Source: an optimization exercise on an open RTL-to-GDS flow (aim: small area and a short achievable clock period). Production flows keep margins and buffers that such runs may drop.
In this exercise RTL edits were held to simulation tests only and were not proved equivalent to the original.
The series may have gaps, and a smaller design here may also do less where the tests do not look.

===== config.mk =====
export PLATFORM = sky130hd
export DESIGN_NAME = multiply
export DESIGN_NICKNAME = multiply
export VERILOG_FILES = /design/flow/design.v
export SDC_FILE = /design/flow/constraint.sdc
export NUM_CORES = 4
export LEC_CHECK = 0
export CAP_MARGIN = 20
export CORE_MARGIN = 2
export CORE_UTILIZATION = 40
export PLACE_DENSITY = 0.6
export SLEW_MARGIN = 20

===== constraint.sdc =====
create_clock -name core_clock -period 6.5 [get_ports {clk}]
set_input_delay 1.3000 -clock core_clock [delete_from_list [all_inputs] [get_ports {clk}]]
set_output_delay 1.3000 -clock core_clock [all_outputs]
set_load 0.01 [all_outputs]

===== design.v =====
module full_add(
    input wire a,
    input wire b,
    input wire ci,
    output wire co,
    output wire s
);
    assign s = ~a & ~b &  ci |
                ~a &  b & ~ci |
                a & ~b & ~ci |
                a &  b &  ci ;
    assign co= ~a &  b &  ci |
                a & ~b &  ci |
                a &  b & ~ci |
                a &  b &  ci ;
endmodule  
module half_add(
    input wire a,
    input wire b,
    output wire co,
    output wire s
);
    assign s  = a & ~b | ~a & b;
    assign co = a & b ;
endmodule  
module booth(
    input wire[2:0] y,
    input wire[67:0] X,
    output wire[67:0] P,
    output wire c
);
	wire [3:0]	s;
    assign s[0] = (y[2] & y[1] & ~y[0]) | (y[2] & ~y[1] & y[0]);	 
	assign s[1] = (~y[2] & y[1] & ~y[0])| (~y[2] & ~y[1] & y[0]); 	 
	assign s[2] = y[2] & ~y[1] & ~y[0];								 
	assign s[3] = ~y[2] & y[1] & y[0];								 
	assign c = s[0] | s[2];
	assign P[0] = (s[0] & ~X[0]) | (s[1] & X[0]) | s[2] ;
	generate
	   genvar i;
	   for (i = 1; i < 68; i = i + 1)
	   begin
		  assign P[i] = s[0] & ~X[i] | s[1] & X[i] | s[2] & ~X[i-1] | s[3] & X[i-1];
	   end
	endgenerate
endmodule  
module Wallace (
    input wire[16:0] P,
    input wire[14:0] ci,
    output wire[14:0] co,
    output wire s,
    output wire c
);
    wire[14:0] st;  
    full_add a0  ( .a(P[0 ] ), .b(P[1 ] ), .ci(P[2 ]), .co(co[0 ]), .s(st[0]) );
    full_add a1  ( .a(P[3 ] ), .b(P[4 ] ), .ci(P[5 ]), .co(co[1 ]), .s(st[1]) );
    full_add a2  ( .a(P[6 ] ), .b(P[7 ] ), .ci(P[8 ]), .co(co[2 ]), .s(st[2]) );
    full_add a3  ( .a(P[9 ] ), .b(P[10] ), .ci(P[11]), .co(co[3 ]), .s(st[3]) );
    full_add a4  ( .a(P[12] ), .b(P[13] ), .ci(P[14]), .co(co[4 ]), .s(st[4]) );
    half_add a5  ( .a(P[15] ), .b(P[16] ),             .co(co[5 ]), .s(st[5]) );  
    full_add a6  ( .a(st[0 ]), .b(st[1] ), .ci(st[2]), .co(co[6 ]), .s(st[6 ]) );
    full_add a7  ( .a(st[3 ]), .b(st[4] ), .ci(st[5]), .co(co[7 ]), .s(st[7 ]) );
    full_add a8  ( .a(ci[0 ]), .b(ci[1] ), .ci(ci[2]), .co(co[8 ]), .s(st[8 ]) );
    full_add a9  ( .a(ci[3 ]), .b(ci[4] ), .ci(ci[5]), .co(co[9 ]), .s(st[9 ]) );
    full_add a10 ( .a(st[6 ]), .b(st[7] ), .ci(st[8]), .co(co[10]), .s(st[10]) );
    full_add a11 ( .a(st[9 ]), .b(ci[6] ), .ci(ci[7]), .co(co[11]), .s(st[11]) );
    full_add a12 ( .a(st[10]), .b(st[11]), .ci(ci[8 ]), .co(co[12]), .s(st[12]) );
    full_add a13 ( .a(ci[9 ]), .b(ci[10]), .ci(ci[11]), .co(co[13]), .s(st[13]) );
    full_add a14 ( .a(st[12]), .b(st[13]), .ci(ci[12]), .co(co[14]), .s(st[14]) );
    full_add a15 ( .a(st[14]), .b(ci[13]), .ci(ci[14]), .co(c)     , .s(s)      );
endmodule 
module multiply(
    input wire clk,
    input wire resetn,
    input wire[31:0] A,
    input wire[31:0] B,
    input wire sign,
    output wire[63:0] result
);
    wire[67:0] op_a,op_b;
    assign op_a={{36{A[31] & sign}},A};
    assign op_b={{36{B[31] & sign}},B};
    wire[67:0] P[16:0];
    wire[16:0] cb;  
            booth boo_0( .y({op_b[1:0],1'b0}),  .X(op_a), .P(P[0]), .c(cb[0]) );
    generate
        genvar i;
        for(i=1 ; i<17 ; i=i+1) begin
            booth boo_i( .y(op_b[i*2+1:i*2-1]), .X({op_a[67-2*i:0],{i{2'b00}}}), .P(P[i]), .c(cb[i]) );
        end
    endgenerate
    wire[16:0] PP[67:0];
    reg[16:0] reg_PP[67:0];
    generate
        genvar j,k;
        for(j=0; j<17 ; j=j+1) begin
            for(k=0; k<68 ; k=k+1) begin
                assign PP[k][j] = P[j][k];
            end
        end
    endgenerate
    wire[67:0] sout,cout;
    wire[14:0] ct[67:0];  
            Wallace wal_0(.P(PP[0]), .ci(cb[14:0]), .co(ct[0]), .s(sout[0]), .c(cout[0]) );
    generate
        genvar y;
        for(y=1; y<68; y=y+1) begin
            Wallace wal_y(.P(PP[y]), .ci(ct[y-1]),  .co(ct[y]), .s(sout[y]), .c(cout[y]) );
        end
    endgenerate
    reg[67:0] reg_sout,reg_cout;
    always@(posedge clk) begin
        reg_sout <= sout;
        reg_cout <= cout;
    end
    reg[16:0] reg_cb;
    always@(posedge clk) begin
        reg_cb <= cb;
    end
    assign result = reg_sout[63:0] + {reg_cout[62:0], reg_cb[15]} + reg_cb[16];
endmodule  

===== run.sh =====
#!/bin/bash
# synth_recipe.tcl (not shown) runs the flow's synth.tcl, then flattens the netlist and writes it again
# the make line also repeats each setting of config.mk as NAME=value (left out here)
make -C /OpenROAD-flow-scripts/flow DESIGN_CONFIG=/design/flow/config.mk WORK_HOME=/design/flow/orfs CLKGATE_MAP_FILE= SYNTH_SCRIPT=/design/flow/synth_recipe.tcl finish

Run 1, M1 wires:
Cells faint in the background.
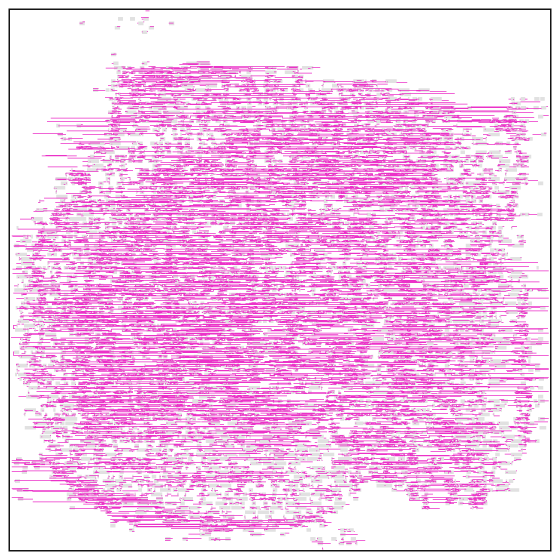
- longest straight run: 128 um
- main direction: horizontal
- share of all routed wire: 44%
- nets with wire on the layer: 5619
- wire length on this layer: 65.9 mm

Run 1, wires at chosen ports, followed through buffers:
Bar = 100 um.
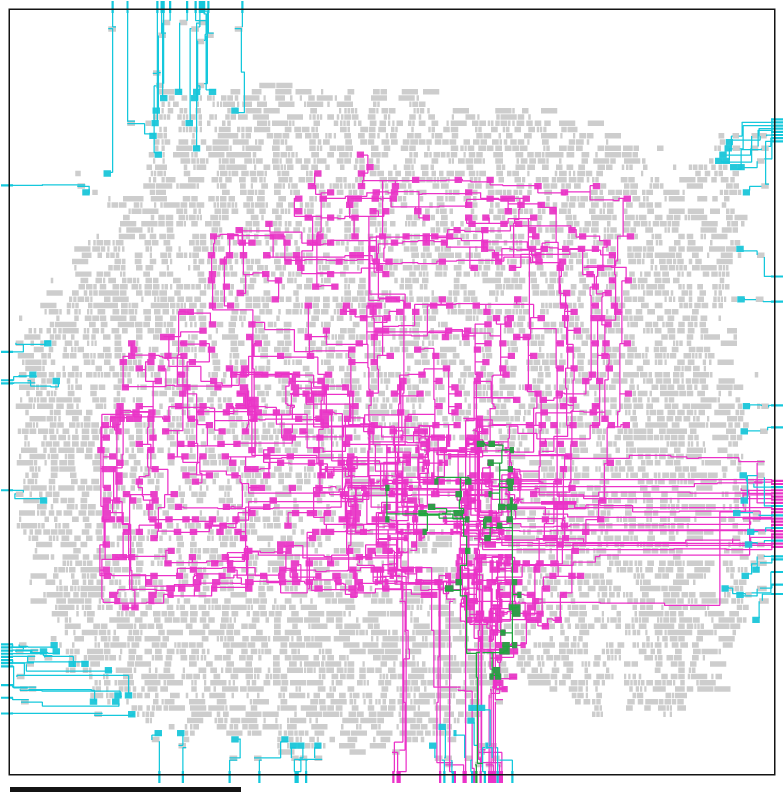
- magenta: `B` (bits 32; direction input; edge 17 right, 15 bottom; end cells 770; buffers 78; wire 15800 um)
- green: `sign` (bits 1; direction input; edge bottom; end cells 45; buffers 4; wire 468 um)
- cyan: `result` (bits 64; direction output; edge 22 right, 16 left, 13 bottom, 13 top; end cells 64; buffers 64; wire 1950 um)

Run 1, M2 wires:
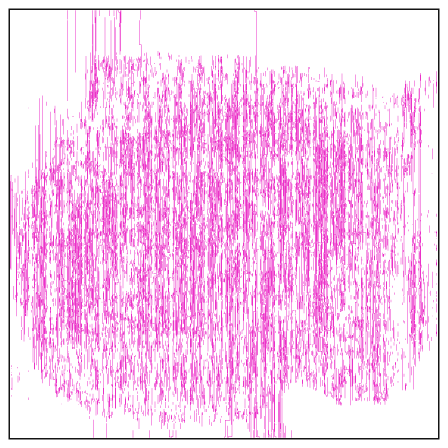
- main direction: vertical
- longest straight run: 112 um
- nets with wire on the layer: 4909
- wire length on this layer: 67.8 mm
- share of all routed wire: 45%

==> tab_implementation.tex, run 1 <==
\begin{tabular}{lr}
\hline
Metric & Value \\
\hline
\multicolumn{2}{l}{\textbf{Drt}} \\
\quad Sum of met2 wire segment lengths after detailed routing & approximately 68000 um \\
\quad Number of violations reported at the end of detailed-routing iteration 0 & about 4100 \\
\quad Post-DRT Antenna Nets & 0 \\
\quad Wire length per cell & between 20 and 25 um \\
\quad Total wire length after detailed routing & roughly 150000 um \\
\quad DR WL met3 & about 11000 um \\
\quad Top sig layer & met5 \\
\quad DR vias & between 40000 and 50000 \\
\quad Wire length on met1 & $\sim$66000 um \\
\quad Count of TritonRoute iterations in the first routing pass & 6 \\
\quad Drc violations & 0 \\
\quad Post-DR vias/cell & between 5 and 6 \\
\multicolumn{2}{l}{\textbf{Setup path}} \\
\quad Most numerous cell on the critical path & sky130\_fd\_sc\_hd\_\_buf\_4 \\
\quad Required time of the critical path & roughly 5.2 ns \\
\quad CP max stage cell & sky130\_fd\_sc\_hd\_\_clkdlybuf4s50\_1 \\
\quad CP max stage delay & approximately 0.56 ns \\
\quad Capturing instance or port of the critical path & result[57] \\
\quad Arrival time worst endpoint & 4.96 ns \\
\quad Startpoint-to-endpoint class of the critical path & reg -> out \\
\quad CP Capture Type & output pin \\
\quad Worst path cell trace & ha\_1, nor2b\_1, o21ai\_2, a21boi\_2, o32ai\_1, buf\_4, o31ai\_2, buf\_4, a21oi\_4, buf\_6, nand4b\_1, o311ai\_1, buf\_4, a221o\_1, a21oi\_2, o21ai\_1, a21o\_1, a21boi\_0, xnor2\_1, clkdlybuf4s50\_1 \\
\quad Cell count along the critical path & 20 \\
\quad Crit path launch type & flip-flop \\
\quad Number of buffers and inverters on the critical path & 5 \\
\quad Setup crit start & reg\_sout[1]\$\_DFF\_P\_ \\
\quad CP top delay family & compound AO/OA/AOI/OAI gates \\
\multicolumn{2}{l}{\textbf{Global route}} \\
\quad Number of global-route vias before repair & between 30000 and 40000 \\
\quad GR Util All Layers & a little over a quarter \\
\quad Antenna violations before repair & 17 \\
\quad First-pass GRT wire length & 229000 um \\
\quad Remaining global-route overflow & 0 \\
\quad Largest net degree at the start of global routing & 50 \\
\multicolumn{2}{l}{\textbf{Yosys}} \\
\quad Synthesis Warnings & 1 \\
\quad Mux share of post-synthesis cell area & 1.06\% \\
\quad Count of mapped cells out of synthesis & between 5000 and 6000 \\
\quad Share of the yosys chip area belonging to registers & under 10\% \\
\quad Post-synth ARST share & 0\% \\
\quad Xor/xnor cell area share of the yosys netlist & a little over a third \\
\quad Number of different library cells in the post-synthesis netlist & 95 \\
\quad Area fraction in compound gates after synthesis & 21.4\% \\
\quad Share of synthesized cell area in full adder, half adder and majority cells & about a fifth \\
\quad Synthesis-stage register bit count & $\sim$130 \\
\quad Most used flip-flop cell after synthesis & sky130\_fd\_sc\_hd\_\_dfxtp\_1 \\
\quad Dominant combinational cell family by area after synthesis & XOR/XNOR gates \\
\quad Average size of a mapped cell & between 7 and 8 um2 \\
\quad Count of flip-flops with a built-in enable after synthesis & 0 \\
\quad Post-synthesis share of cell area spent on and, or, nand and nor gates & between 10 and 15\% \\
\quad Mapped Area & 42600 um2 \\
\multicolumn{2}{l}{\textbf{Cells and area}} \\
\quad Commonest non-fill, non-tap cells in the layout & 1103 x sky130\_fd\_sc\_hd\_\_xnor2\_1, 546 x sky130\_fd\_sc\_hd\_\_xor2\_1, 471 x sky130\_fd\_sc\_hd\_\_nor2\_1 \\
\quad Layout-stage area growth over the synthesis result & 10.0\% \\
\quad Proportion of layout cells with a drive suffix above 1 & about 9\% \\
\quad Area of the multi-input gates & between 30000 and 40000 um2 \\
\quad Final core utilization & $\sim$44\% \\
\quad Post-layout instance count excluding filler cells & approximately 7000 \\
\quad Sequential cell area & 2580 um2 \\
\quad Leading cell type in the layout, fill and taps excluded & sky130\_fd\_sc\_hd\_\_xnor2\_1 \\
\quad Filler instances & approximately 11000 \\
\quad Net count, final & about 6000 \\
\multicolumn{2}{l}{\textbf{Die}} \\
\quad Die width & around 330 um \\
\quad Count of boundary I/O pins & 131 \\
\quad Core region area & about 110000 um2 \\
\quad Overall die area & about 110000 um2 \\
\quad Die span in y & 330 um \\
\quad Number of placement rows & around 120 \\
\quad Effective utilization at floorplan & roughly two fifths \\
\multicolumn{2}{l}{\textbf{Clock network}} \\
\quad Number of H-tree levels & 4 \\
\quad Clock root buffer master & sky130\_fd\_sc\_hd\_\_clkbuf\_16 \\
\quad Clock tree from TritonCTS & yes \\
\quad Clock Sinks & around 130 \\
\quad Post-cts resize count & 26 \\
\quad Clock transition at the registers of the reported paths & approximately 0.070 ns \\
\quad Cts-stage hold buffer count & 0 \\
\quad Inserted Clock Buffers & 17 \\
\quad Clk buf depth & 2 \\
\quad Setup Fix Bufs, Post-CTS & 3 \\
\multicolumn{2}{l}{\textbf{Job}} \\
\quad Max Cap Violations & 0 \\
\multicolumn{2}{l}{\textbf{Placement}} \\
\quad Detailed Place HPWL & about 120000 um \\
\quad \# port buffers & around 130 \\
\quad Global placement routability congestion & approximately 0.95 \\
\quad Inst Count DP & 7015 \\
\multicolumn{2}{l}{\textbf{Outcome}} \\
\quad Outcome & no timing/DRC/antenna violations \\
\multicolumn{2}{l}{\textbf{STA}} \\
\quad Worst slew margin relative to its limit & $\sim$22\% \\
\quad Final Max Slew Viols & 0 \\
\quad Achievable clock frequency & about 160 MHz \\
\quad Number of setup violations in the final report & 0 \\
\quad Final worst path period need & 6.26 ns \\
\quad Slew at the pin with the worst max-slew slack & around 1.2 ns \\
\quad Portion of the clock cycle consumed by the worst path in the final layout & a little under 100\% \\
\quad Hold Vio Cnt, Final & 0 \\
\multicolumn{2}{l}{\textbf{Hold path}} \\
\quad Min-Delay Path Depth & 2 \\
\quad Launch point of the worst hold path & B[31] \\
\hline
\end{tabular}
## run 1: synth_stat cells (6+ instances only)
cell | number | area, um2
sky130_fd_sc_hd__xor2_1 | 552 | 4830
sky130_fd_sc_hd__a211oi_1 | 16 | 120
sky130_fd_sc_hd__and3_1 | 13 | 81.3
sky130_fd_sc_hd__inv_1 | 317 | 1190
sky130_fd_sc_hd__o211ai_1 | 14 | 105
sky130_fd_sc_hd__nand2_1 | 313 | 1170
sky130_fd_sc_hd__o21bai_1 | 11 | 82.6
sky130_fd_sc_hd__a21boi_0 | 9 | 67.6
sky130_fd_sc_hd__and2_1 | 41 | 257
sky130_fd_sc_hd__or2_2 | 8 | 50.1
sky130_fd_sc_hd__a22o_1 | 11 | 96.3
sky130_fd_sc_hd__nand2b_1 | 30 | 188
sky130_fd_sc_hd__mux2i_1 | 39 | 390
sky130_fd_sc_hd__a31oi_1 | 12 | 75.1
sky130_fd_sc_hd__nor3_1 | 14 | 70.1
sky130_fd_sc_hd__o21ai_0 | 245 | 1230
sky130_fd_sc_hd__buf_6 | 6 | 67.6
sky130_fd_sc_hd__buf_1 | 104 | 390
sky130_fd_sc_hd__xnor2_1 | 1106 | 9690
sky130_fd_sc_hd__o21a_1 | 29 | 218
sky130_fd_sc_hd__fa_1 | 153 | 3060
sky130_fd_sc_hd__nor2_1 | 484 | 1820
sky130_fd_sc_hd__maj3_1 | 365 | 3650
sky130_fd_sc_hd__ha_1 | 96 | 1200
sky130_fd_sc_hd__xnor2_2 | 8 | 130
sky130_fd_sc_hd__nand4_1 | 11 | 68.8
sky130_fd_sc_hd__a221o_1 | 7 | 70.1
sky130_fd_sc_hd__clkbuf_1 | 262 | 983
sky130_fd_sc_hd__buf_2 | 68 | 340
sky130_fd_sc_hd__buf_4 | 8 | 60.1
sky130_fd_sc_hd__xnor2_4 | 7 | 193
sky130_fd_sc_hd__o31ai_1 | 10 | 75.1
sky130_fd_sc_hd__nor2b_1 | 41 | 257
sky130_fd_sc_hd__or3b_2 | 13 | 114
sky130_fd_sc_hd__o22ai_1 | 200 | 1250
sky130_fd_sc_hd__a22oi_1 | 100 | 751
sky130_fd_sc_hd__o221ai_1 | 31 | 272
sky130_fd_sc_hd__xnor3_1 | 7 | 158
sky130_fd_sc_hd__a21o_1 | 68 | 510
sky130_fd_sc_hd__nand3_1 | 20 | 100
sky130_fd_sc_hd__a21oi_1 | 384 | 1920
sky130_fd_sc_hd__dfxtp_1 | 129 | 2580
sky130_fd_sc_hd__a221oi_1 | 205 | 1800
## run 1: state kept, by name, summed over array words and instances, names as in the netlist
| signal | count |
|---|---|
| reg_sout | 64 |
| reg_cb | 2 |
| reg_cout | 63 |
## run 1: cell type report
type / count / area share, %
antenna: 5 / 0.0267
tap: 1391 / 3.71
inverter: 318 / 2.55
clock buffer: 20 / 0.973
multi-input combinational: 4765 / 79.5
sequential: 129 / 5.50
clock inverter: 12 / 0.435
timing repair buffer: 420 / 7.32
## run 1: worst min-delay path by stage
stage                                    end  slack [ns]
after floorplan           reg_cb[15]$_DFF_P_        1.47
after global placement    reg_cb[15]$_DFF_P_        1.80
after detailed placement  reg_cb[15]$_DFF_P_        1.80
after CTS                 reg_cb[15]$_DFF_P_        1.21
after global routing      reg_cb[15]$_DFF_P_        1.24
final                     reg_cb[15]$_DFF_P_        1.26
## run 1: through the flow
step	worst slack, ns	cell area, um2	hold slack (ns)	TNS [ns]
6_report	0.237	46900	1.26	0
5_1_grt	-0.0291	46900	1.24	-0.0291
4_1_cts	-0.0103	46800	1.21	-0.0103
3_5_place_dp	-0.131	46000	1.80	-0.131
3_3_place_gp	-0.151	46000	1.80	-0.151
2_1_floorplan	0.0112	42700	1.47	0
## run 1: per-layer routing
layer	global-route usage [%]	vias up
li1	-	19200
met1	36.5	19400
met2	43.7	1567
met3	3.37	279
met4	11.1	14
met5	0	-
## Run 2: large edit since run 1, in outline
design.v: 121 -> 2748 lines; modules unchanged: 0
  multiply: edited, 50 -> 2748 lines
  removed: full_add, half_add, booth, Wallace
Run 2, wires at chosen ports, followed through buffers:
Bar = 100 um.
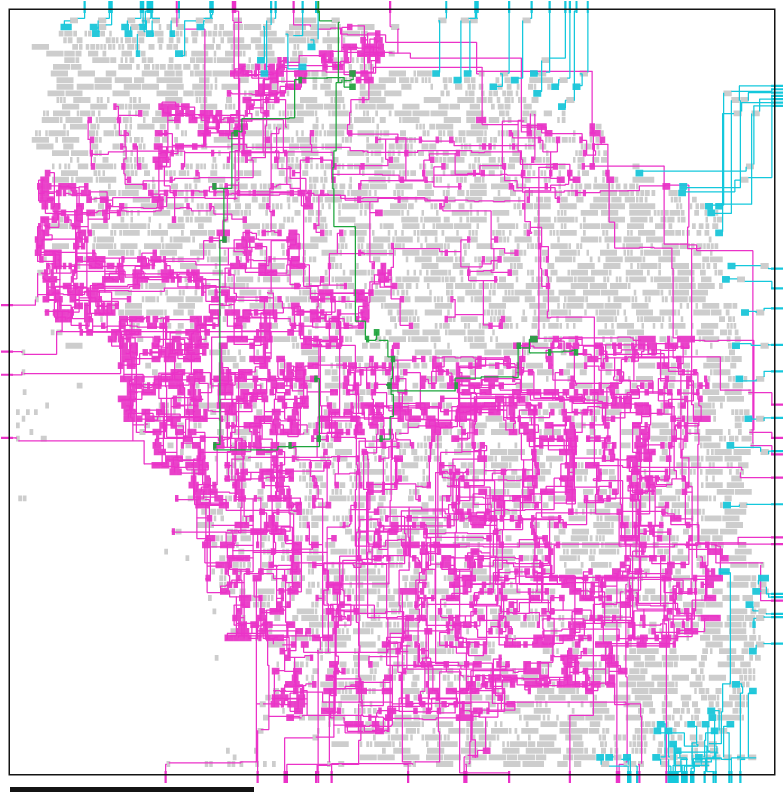
- green: `sign` (bits 1; direction input; edge top; end cells 20; buffers 3; wire 625 um)
- magenta: `B` (bits 32; direction input; edge 16 bottom, 7 right, 5 top, 4 left; end cells 1862; buffers 101; wire 24.9 mm)
- cyan: `result` (bits 64; direction output; edge 25 top, 20 right, 19 bottom; end cells 64; buffers 64; wire 1690 um)

Run 2, routing congestion:
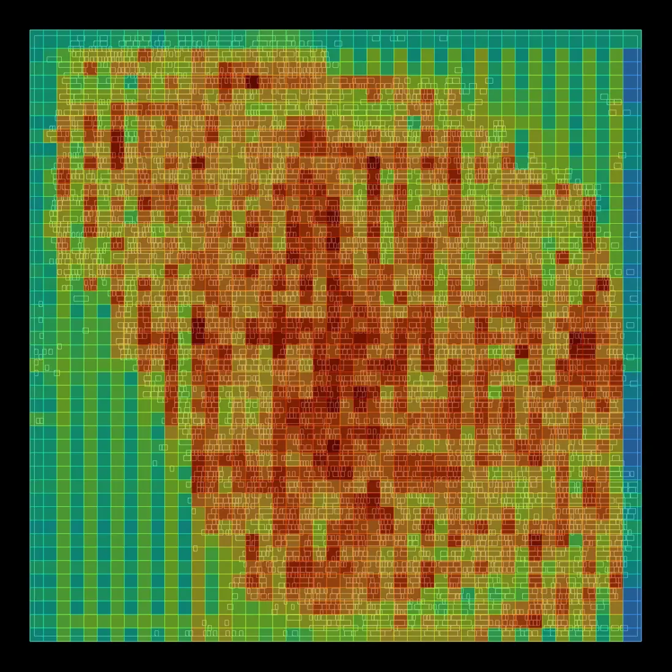
met3 demand-to-capacity share in global routing: 5.77%
global-route met2 utilization: 44.8%
final core utilization: 43.0%

==> tab_implementation.tex, run 2 <==
\begin{tabular}{lr}
\hline
Metric & Value \\
\hline
\multicolumn{2}{l}{\textbf{Drt}} \\
\quad Drc violations & 0 (unchanged) \\
\quad Wire length per cell & 23.2 um (was 21.3 um) \\
\quad Post-DR vias/cell & 6.16 (was 5.74) \\
\quad Post-DRT Antenna Nets & 0 (unchanged) \\
\quad Count of TritonRoute iterations in the first routing pass & 8 (was 6) \\
\quad Number of violations reported at the end of detailed-routing iteration 0 & 5358 (was 4066) \\
\multicolumn{2}{l}{\textbf{Cells and area}} \\
\quad Biggest registers after layout & rx (64), ry (63) (was reg\_sout (64), reg\_cout (63), reg\_cb (2)) \\
\quad Commonest non-fill, non-tap cells in the layout & 735 x sky130\_fd\_sc\_hd\_\_nand2\_1, 560 x sky130\_fd\_sc\_hd\_\_inv\_1, 536 x sky130\_fd\_sc\_hd\_\_a21oi\_1 (was 1103 x sky130\_fd\_sc\_hd\_\_xnor2\_1, 546 x sky130\_fd\_sc\_hd\_\_xor2\_1, 471 x sky130\_fd\_sc\_hd\_\_nor2\_1) \\
\quad Proportion of layout cells with a drive suffix above 1 & 6.97\% (was 8.79\%) \\
\quad Largest Register & rx (was reg\_sout) \\
\quad Post-layout instance count excluding filler cells & 6416 (was 7060) \\
\quad Flip-flop count of the largest register after layout & 64 (unchanged) \\
\quad Net count, final & 5787 (was 5967) \\
\quad Layout-stage area growth over the synthesis result & 6.92\% (was 10.0\%) \\
\quad Leading cell type in the layout, fill and taps excluded & sky130\_fd\_sc\_hd\_\_nand2\_1 (was sky130\_fd\_sc\_hd\_\_xnor2\_1) \\
\quad Final instance area & 40800 um2 (was 46900 um2) \\
\multicolumn{2}{l}{\textbf{Setup path}} \\
\quad Crit path launch type & flip-flop (unchanged) \\
\quad CP top delay family & compound AO/OA/AOI/OAI gates (unchanged) \\
\quad CP max stage cell & sky130\_fd\_sc\_hd\_\_a2111oi\_4 (was sky130\_fd\_sc\_hd\_\_clkdlybuf4s50\_1) \\
\quad CP max stage delay & 0.75 ns (was 0.56 ns) \\
\quad Startpoint-to-endpoint class of the critical path & reg -> out (unchanged) \\
\quad Arrival time worst endpoint & 4.90 ns (was 4.96 ns) \\
\quad CP Capture Type & output pin (unchanged) \\
\quad Number of buffers and inverters on the critical path & 1 (was 5) \\
\quad Required time of the critical path & 5.20 ns (about the same) \\
\quad Highest net fanout along the worst path & 7 (was 4) \\
\quad Worst path cell trace & ha\_1, nand3\_1, nor4b\_2, a211oi\_2, a2111oi\_4, o2111ai\_2, a2111oi\_4, o21ai\_2, nand3\_1, a41oi\_1, xnor2\_1, clkdlybuf4s50\_1 (was ha\_1, nor2b\_1, o21ai\_2, a21boi\_2, o32ai\_1, buf\_4, o31ai\_2, buf\_4, a21oi\_4, buf\_6, nand4b\_1, o311ai\_1, buf\_4, a221o\_1, a21oi\_2, o21ai\_1, a21o\_1, a21boi\_0, xnor2\_1, clkdlybuf4s50\_1) \\
\multicolumn{2}{l}{\textbf{STA}} \\
\quad Achievable clock frequency & 161 MHz (was 160 MHz) \\
\quad Hold Vio Cnt, Final & 0 (unchanged) \\
\quad Number of setup violations in the final report & 0 (unchanged) \\
\quad Worst slew margin relative to its limit & 30.5\% (was 22.1\%) \\
\quad Slew at the pin with the worst max-slew slack & 1.04 ns (was 1.17 ns) \\
\quad Post-Route Setup TNS & 0 ns (unchanged) \\
\quad Unrepaired setup endpoints after global routing & no \\
\quad Final Max Slew Viols & 0 (unchanged) \\
\quad Final worst path period need & 6.20 ns (was 6.26 ns) \\
\quad Portion of the clock cycle consumed by the worst path in the final layout & 95.4\% (was 96.3\%) \\
\multicolumn{2}{l}{\textbf{Placement}} \\
\quad \# port buffers & 129 (unchanged) \\
\quad Placed instance area & 40200 um2 (was 46000 um2) \\
\quad Global placement routability congestion & 0.968 (was 0.950) \\
\quad Detailed Place HPWL & 113000 um (was 119000 um) \\
\quad Inst Count DP & 6383 (was 7015) \\
\multicolumn{2}{l}{\textbf{Die}} \\
\quad Die width & 313 um (was 330 um) \\
\quad Number of placement rows & 113 (was 119) \\
\quad Effective utilization at floorplan & 40.2\% (was 40.4\%) \\
\quad Count of boundary I/O pins & 131 (unchanged) \\
\quad Die span in y & 313 um (was 330 um) \\
\quad Overall die area & 97900 um2 (was 109000 um2) \\
\quad Core region area & 94900 um2 (was 106000 um2) \\
\multicolumn{2}{l}{\textbf{Clock network}} \\
\quad Post-cts resize count & 0 (was 26) \\
\quad Setup Fix Bufs, Post-CTS & 0 (was 3) \\
\quad Clk buf depth & 2 (unchanged) \\
\quad Clock transition at the registers of the reported paths & 0.07 ns (about the same) \\
\quad Cts-stage hold buffer count & 0 (unchanged) \\
\quad Clock Sinks & 127 (was 129) \\
\quad Inserted Clock Buffers & 17 (unchanged) \\
\quad Number of H-tree levels & 4 (unchanged) \\
\quad Clock root buffer master & sky130\_fd\_sc\_hd\_\_clkbuf\_16 (unchanged) \\
\quad Clock tree from TritonCTS & yes (unchanged) \\
\multicolumn{2}{l}{\textbf{Yosys}} \\
\quad Post-synth ARST share & 0\% (unchanged) \\
\quad Most used flip-flop cell after synthesis & sky130\_fd\_sc\_hd\_\_dfxtp\_1 (unchanged) \\
\quad Leading post-synthesis cells by instance count & 735 x sky130\_fd\_sc\_hd\_\_nand2\_1, 560 x sky130\_fd\_sc\_hd\_\_inv\_1, 541 x sky130\_fd\_sc\_hd\_\_clkbuf\_1 (was 1106 x sky130\_fd\_sc\_hd\_\_xnor2\_1, 552 x sky130\_fd\_sc\_hd\_\_xor2\_1, 484 x sky130\_fd\_sc\_hd\_\_nor2\_1) \\
\quad Count of mapped cells out of synthesis & 5434 (was 5657) \\
\quad Share of the yosys chip area belonging to registers & 6.66\% (was 6.06\%) \\
\quad Number of different library cells in the post-synthesis netlist & 76 (was 95) \\
\quad Synthesis-stage register bit count & 127 (was 129) \\
\quad Synthesis Warnings & 1 (unchanged) \\
\quad Post-synth top area share & 24.5\% (was 22.7\%) \\
\quad Largest area contributor in the synthesized netlist & sky130\_fd\_sc\_hd\_\_fa\_1 (was sky130\_fd\_sc\_hd\_\_xnor2\_1) \\
\quad Count of flip-flops with a built-in enable after synthesis & 0 (unchanged) \\
\quad Library cell with the highest instance count after synthesis & sky130\_fd\_sc\_hd\_\_nand2\_1 (was sky130\_fd\_sc\_hd\_\_xnor2\_1) \\
\quad Mapped Area & 38200 um2 (was 42600 um2) \\
\quad Average size of a mapped cell & 7.03 um2 (was 7.54 um2) \\
\quad Main area contributors after synthesis & sky130\_fd\_sc\_hd\_\_fa\_1 25\%, sky130\_fd\_sc\_hd\_\_nand2\_1 7.2\%, sky130\_fd\_sc\_hd\_\_a21oi\_1 7.0\%, sky130\_fd\_sc\_hd\_\_dfxtp\_1 6.7\%, sky130\_fd\_sc\_hd\_\_inv\_1 5.5\% (was sky130\_fd\_sc\_hd\_\_xnor2\_1 23\%, sky130\_fd\_sc\_hd\_\_xor2\_1 11\%, sky130\_fd\_sc\_hd\_\_maj3\_1 8.6\%, sky130\_fd\_sc\_hd\_\_fa\_1 7.2\%, sky130\_fd\_sc\_hd\_\_dfxtp\_1 6.1\%) \\
\multicolumn{2}{l}{\textbf{Global route}} \\
\quad Largest net degree at the start of global routing & 94 (was 50) \\
\quad GR Util All Layers & 29.8\% (was 27.1\%) \\
\quad First-pass GRT wire length & 226000 um (was 229000 um) \\
\quad Remaining global-route overflow & 0 (unchanged) \\
\quad Antenna violations before repair & 8 (was 17) \\
\quad Number of global-route vias before repair & 35300 (was 37900) \\
\multicolumn{2}{l}{\textbf{Job}} \\
\quad Max Cap Violations & 0 (unchanged) \\
\multicolumn{2}{l}{\textbf{Outcome}} \\
\quad Outcome & no timing/DRC/antenna violations (unchanged) \\
\multicolumn{2}{l}{\textbf{Hold path}} \\
\quad Worst min path class & in -> reg (unchanged) \\
\hline
\end{tabular}
Run 2, M2 wires:
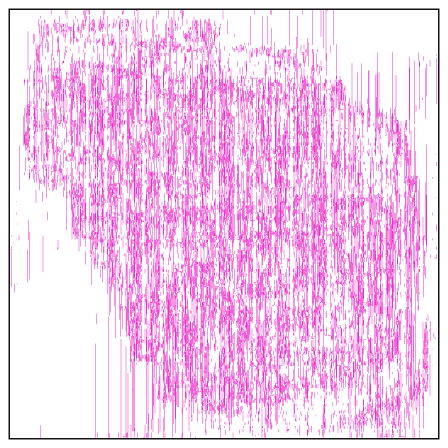
total wire length after detailed routing: 149000 um
DR vias: 39500

==> run 2: cell types whose count changed after synthesis, moves of 243 or more <==
cell                       previous run  this run
sky130_fd_sc_hd__fa_1               153       468
sky130_fd_sc_hd__clkbuf_1           262       541
sky130_fd_sc_hd__inv_1              317       560
sky130_fd_sc_hd__xor2_1             552        36
sky130_fd_sc_hd__xnor2_1           1106        53
sky130_fd_sc_hd__nand2_1            313       735
==> run 2: worst min-delay path: cells and delay by family <==
family        cells  cell delay (ns)
xor+xnor          2             0.17
buf+inv           1             0.12
simple gates      1             0.10
==> run 2: routing by layer <==
layer	vias up	track usage [%]	share of wire (%)
li1	18000	-	-
met1	19100	42.5	42
met2	2169	44.8	44
met3	293	5.77	10
met4	10	10.5	4.0
met5	-	0	0.043
==> run 2: through the flow <==
stage          setup slack (ns)  hold WS, ns  utilization, %
6_report                  0.302         1.23            43.0
5_1_grt                  0.0813         1.24            43.0
3_5_place_dp              0.274         1.74            42.4
4_1_cts                   0.319         1.19            43.0
3_3_place_gp              0.284         1.73            42.4
2_1_floorplan             0.812         1.33               -
==> run 2: final timing paths <==
check | to | slack [ns] | cells past startpoint | startpoint
max | result[62] | 0.30 | 12 | rx[11]$_DFF_P_
min | ry[2]$_DFF_P_ | 1.23 | 4 | B[1]
==> run 2: final cells by class <==
type / instances / area (um2)
Clock inverter: 14 / 158
Antenna cell: 2 / 5.00
Inverter: 563 / 2110
Sequential cell: 127 / 2540
Fill cell: 9696 / 54000
Multi-Input combinational cell: 4058 / 31000
Clock buffer: 17 / 425
Timing Repair Buffer: 370 / 3010
Tap cell: 1265 / 1580
==> run 2: kinds of logic after synthesis <==
group                    count (synthesis)  share of synthesized area (%)
AND/OR/NAND/NOR                       1420                           15.9
XOR/XNOR                                89                           2.04
AO/OA/AOI/OAI                         1779                           29.9
flip-flops                             127                           6.66
adder cells (fa/ha/maj)                764                           33.0
multiplexers                             6                          0.164
buffers and inverters                 1249                           12.3

## port drivers added, routing unchanged
In the flow no input, the clock included, has a driving cell. The finished layouts below were timed again as built, in two steps.
Step 1 assumes that a clkbuf_16 drives the clock port and a buf_2 every other input.
Step 2 also shifts input and output timing later by t, the mid clock arrival at the registers, as if the neighbouring blocks saw the same clock.
Slacks: ideal / step 1 / step 2; pairs: ideal / step 1.
run	t, ns	slack for setup (ns)	worst hold slack (ns)	slew at the worst register clock pin (ns)
run 1	0.601	0.237 / 0.167 / 0.013	1.264 / 1.226 / 1.826	0.07 / 0.07
run 2	0.577	0.302 / 0.231 / 0.233	1.231 / 1.214 / 1.790	0.08 / 0.08
After both steps every run listed still meets setup and hold. The setup slack of run 1, which loses most, moves by -0.070 ns with the drivers and by -0.224 ns with both steps.
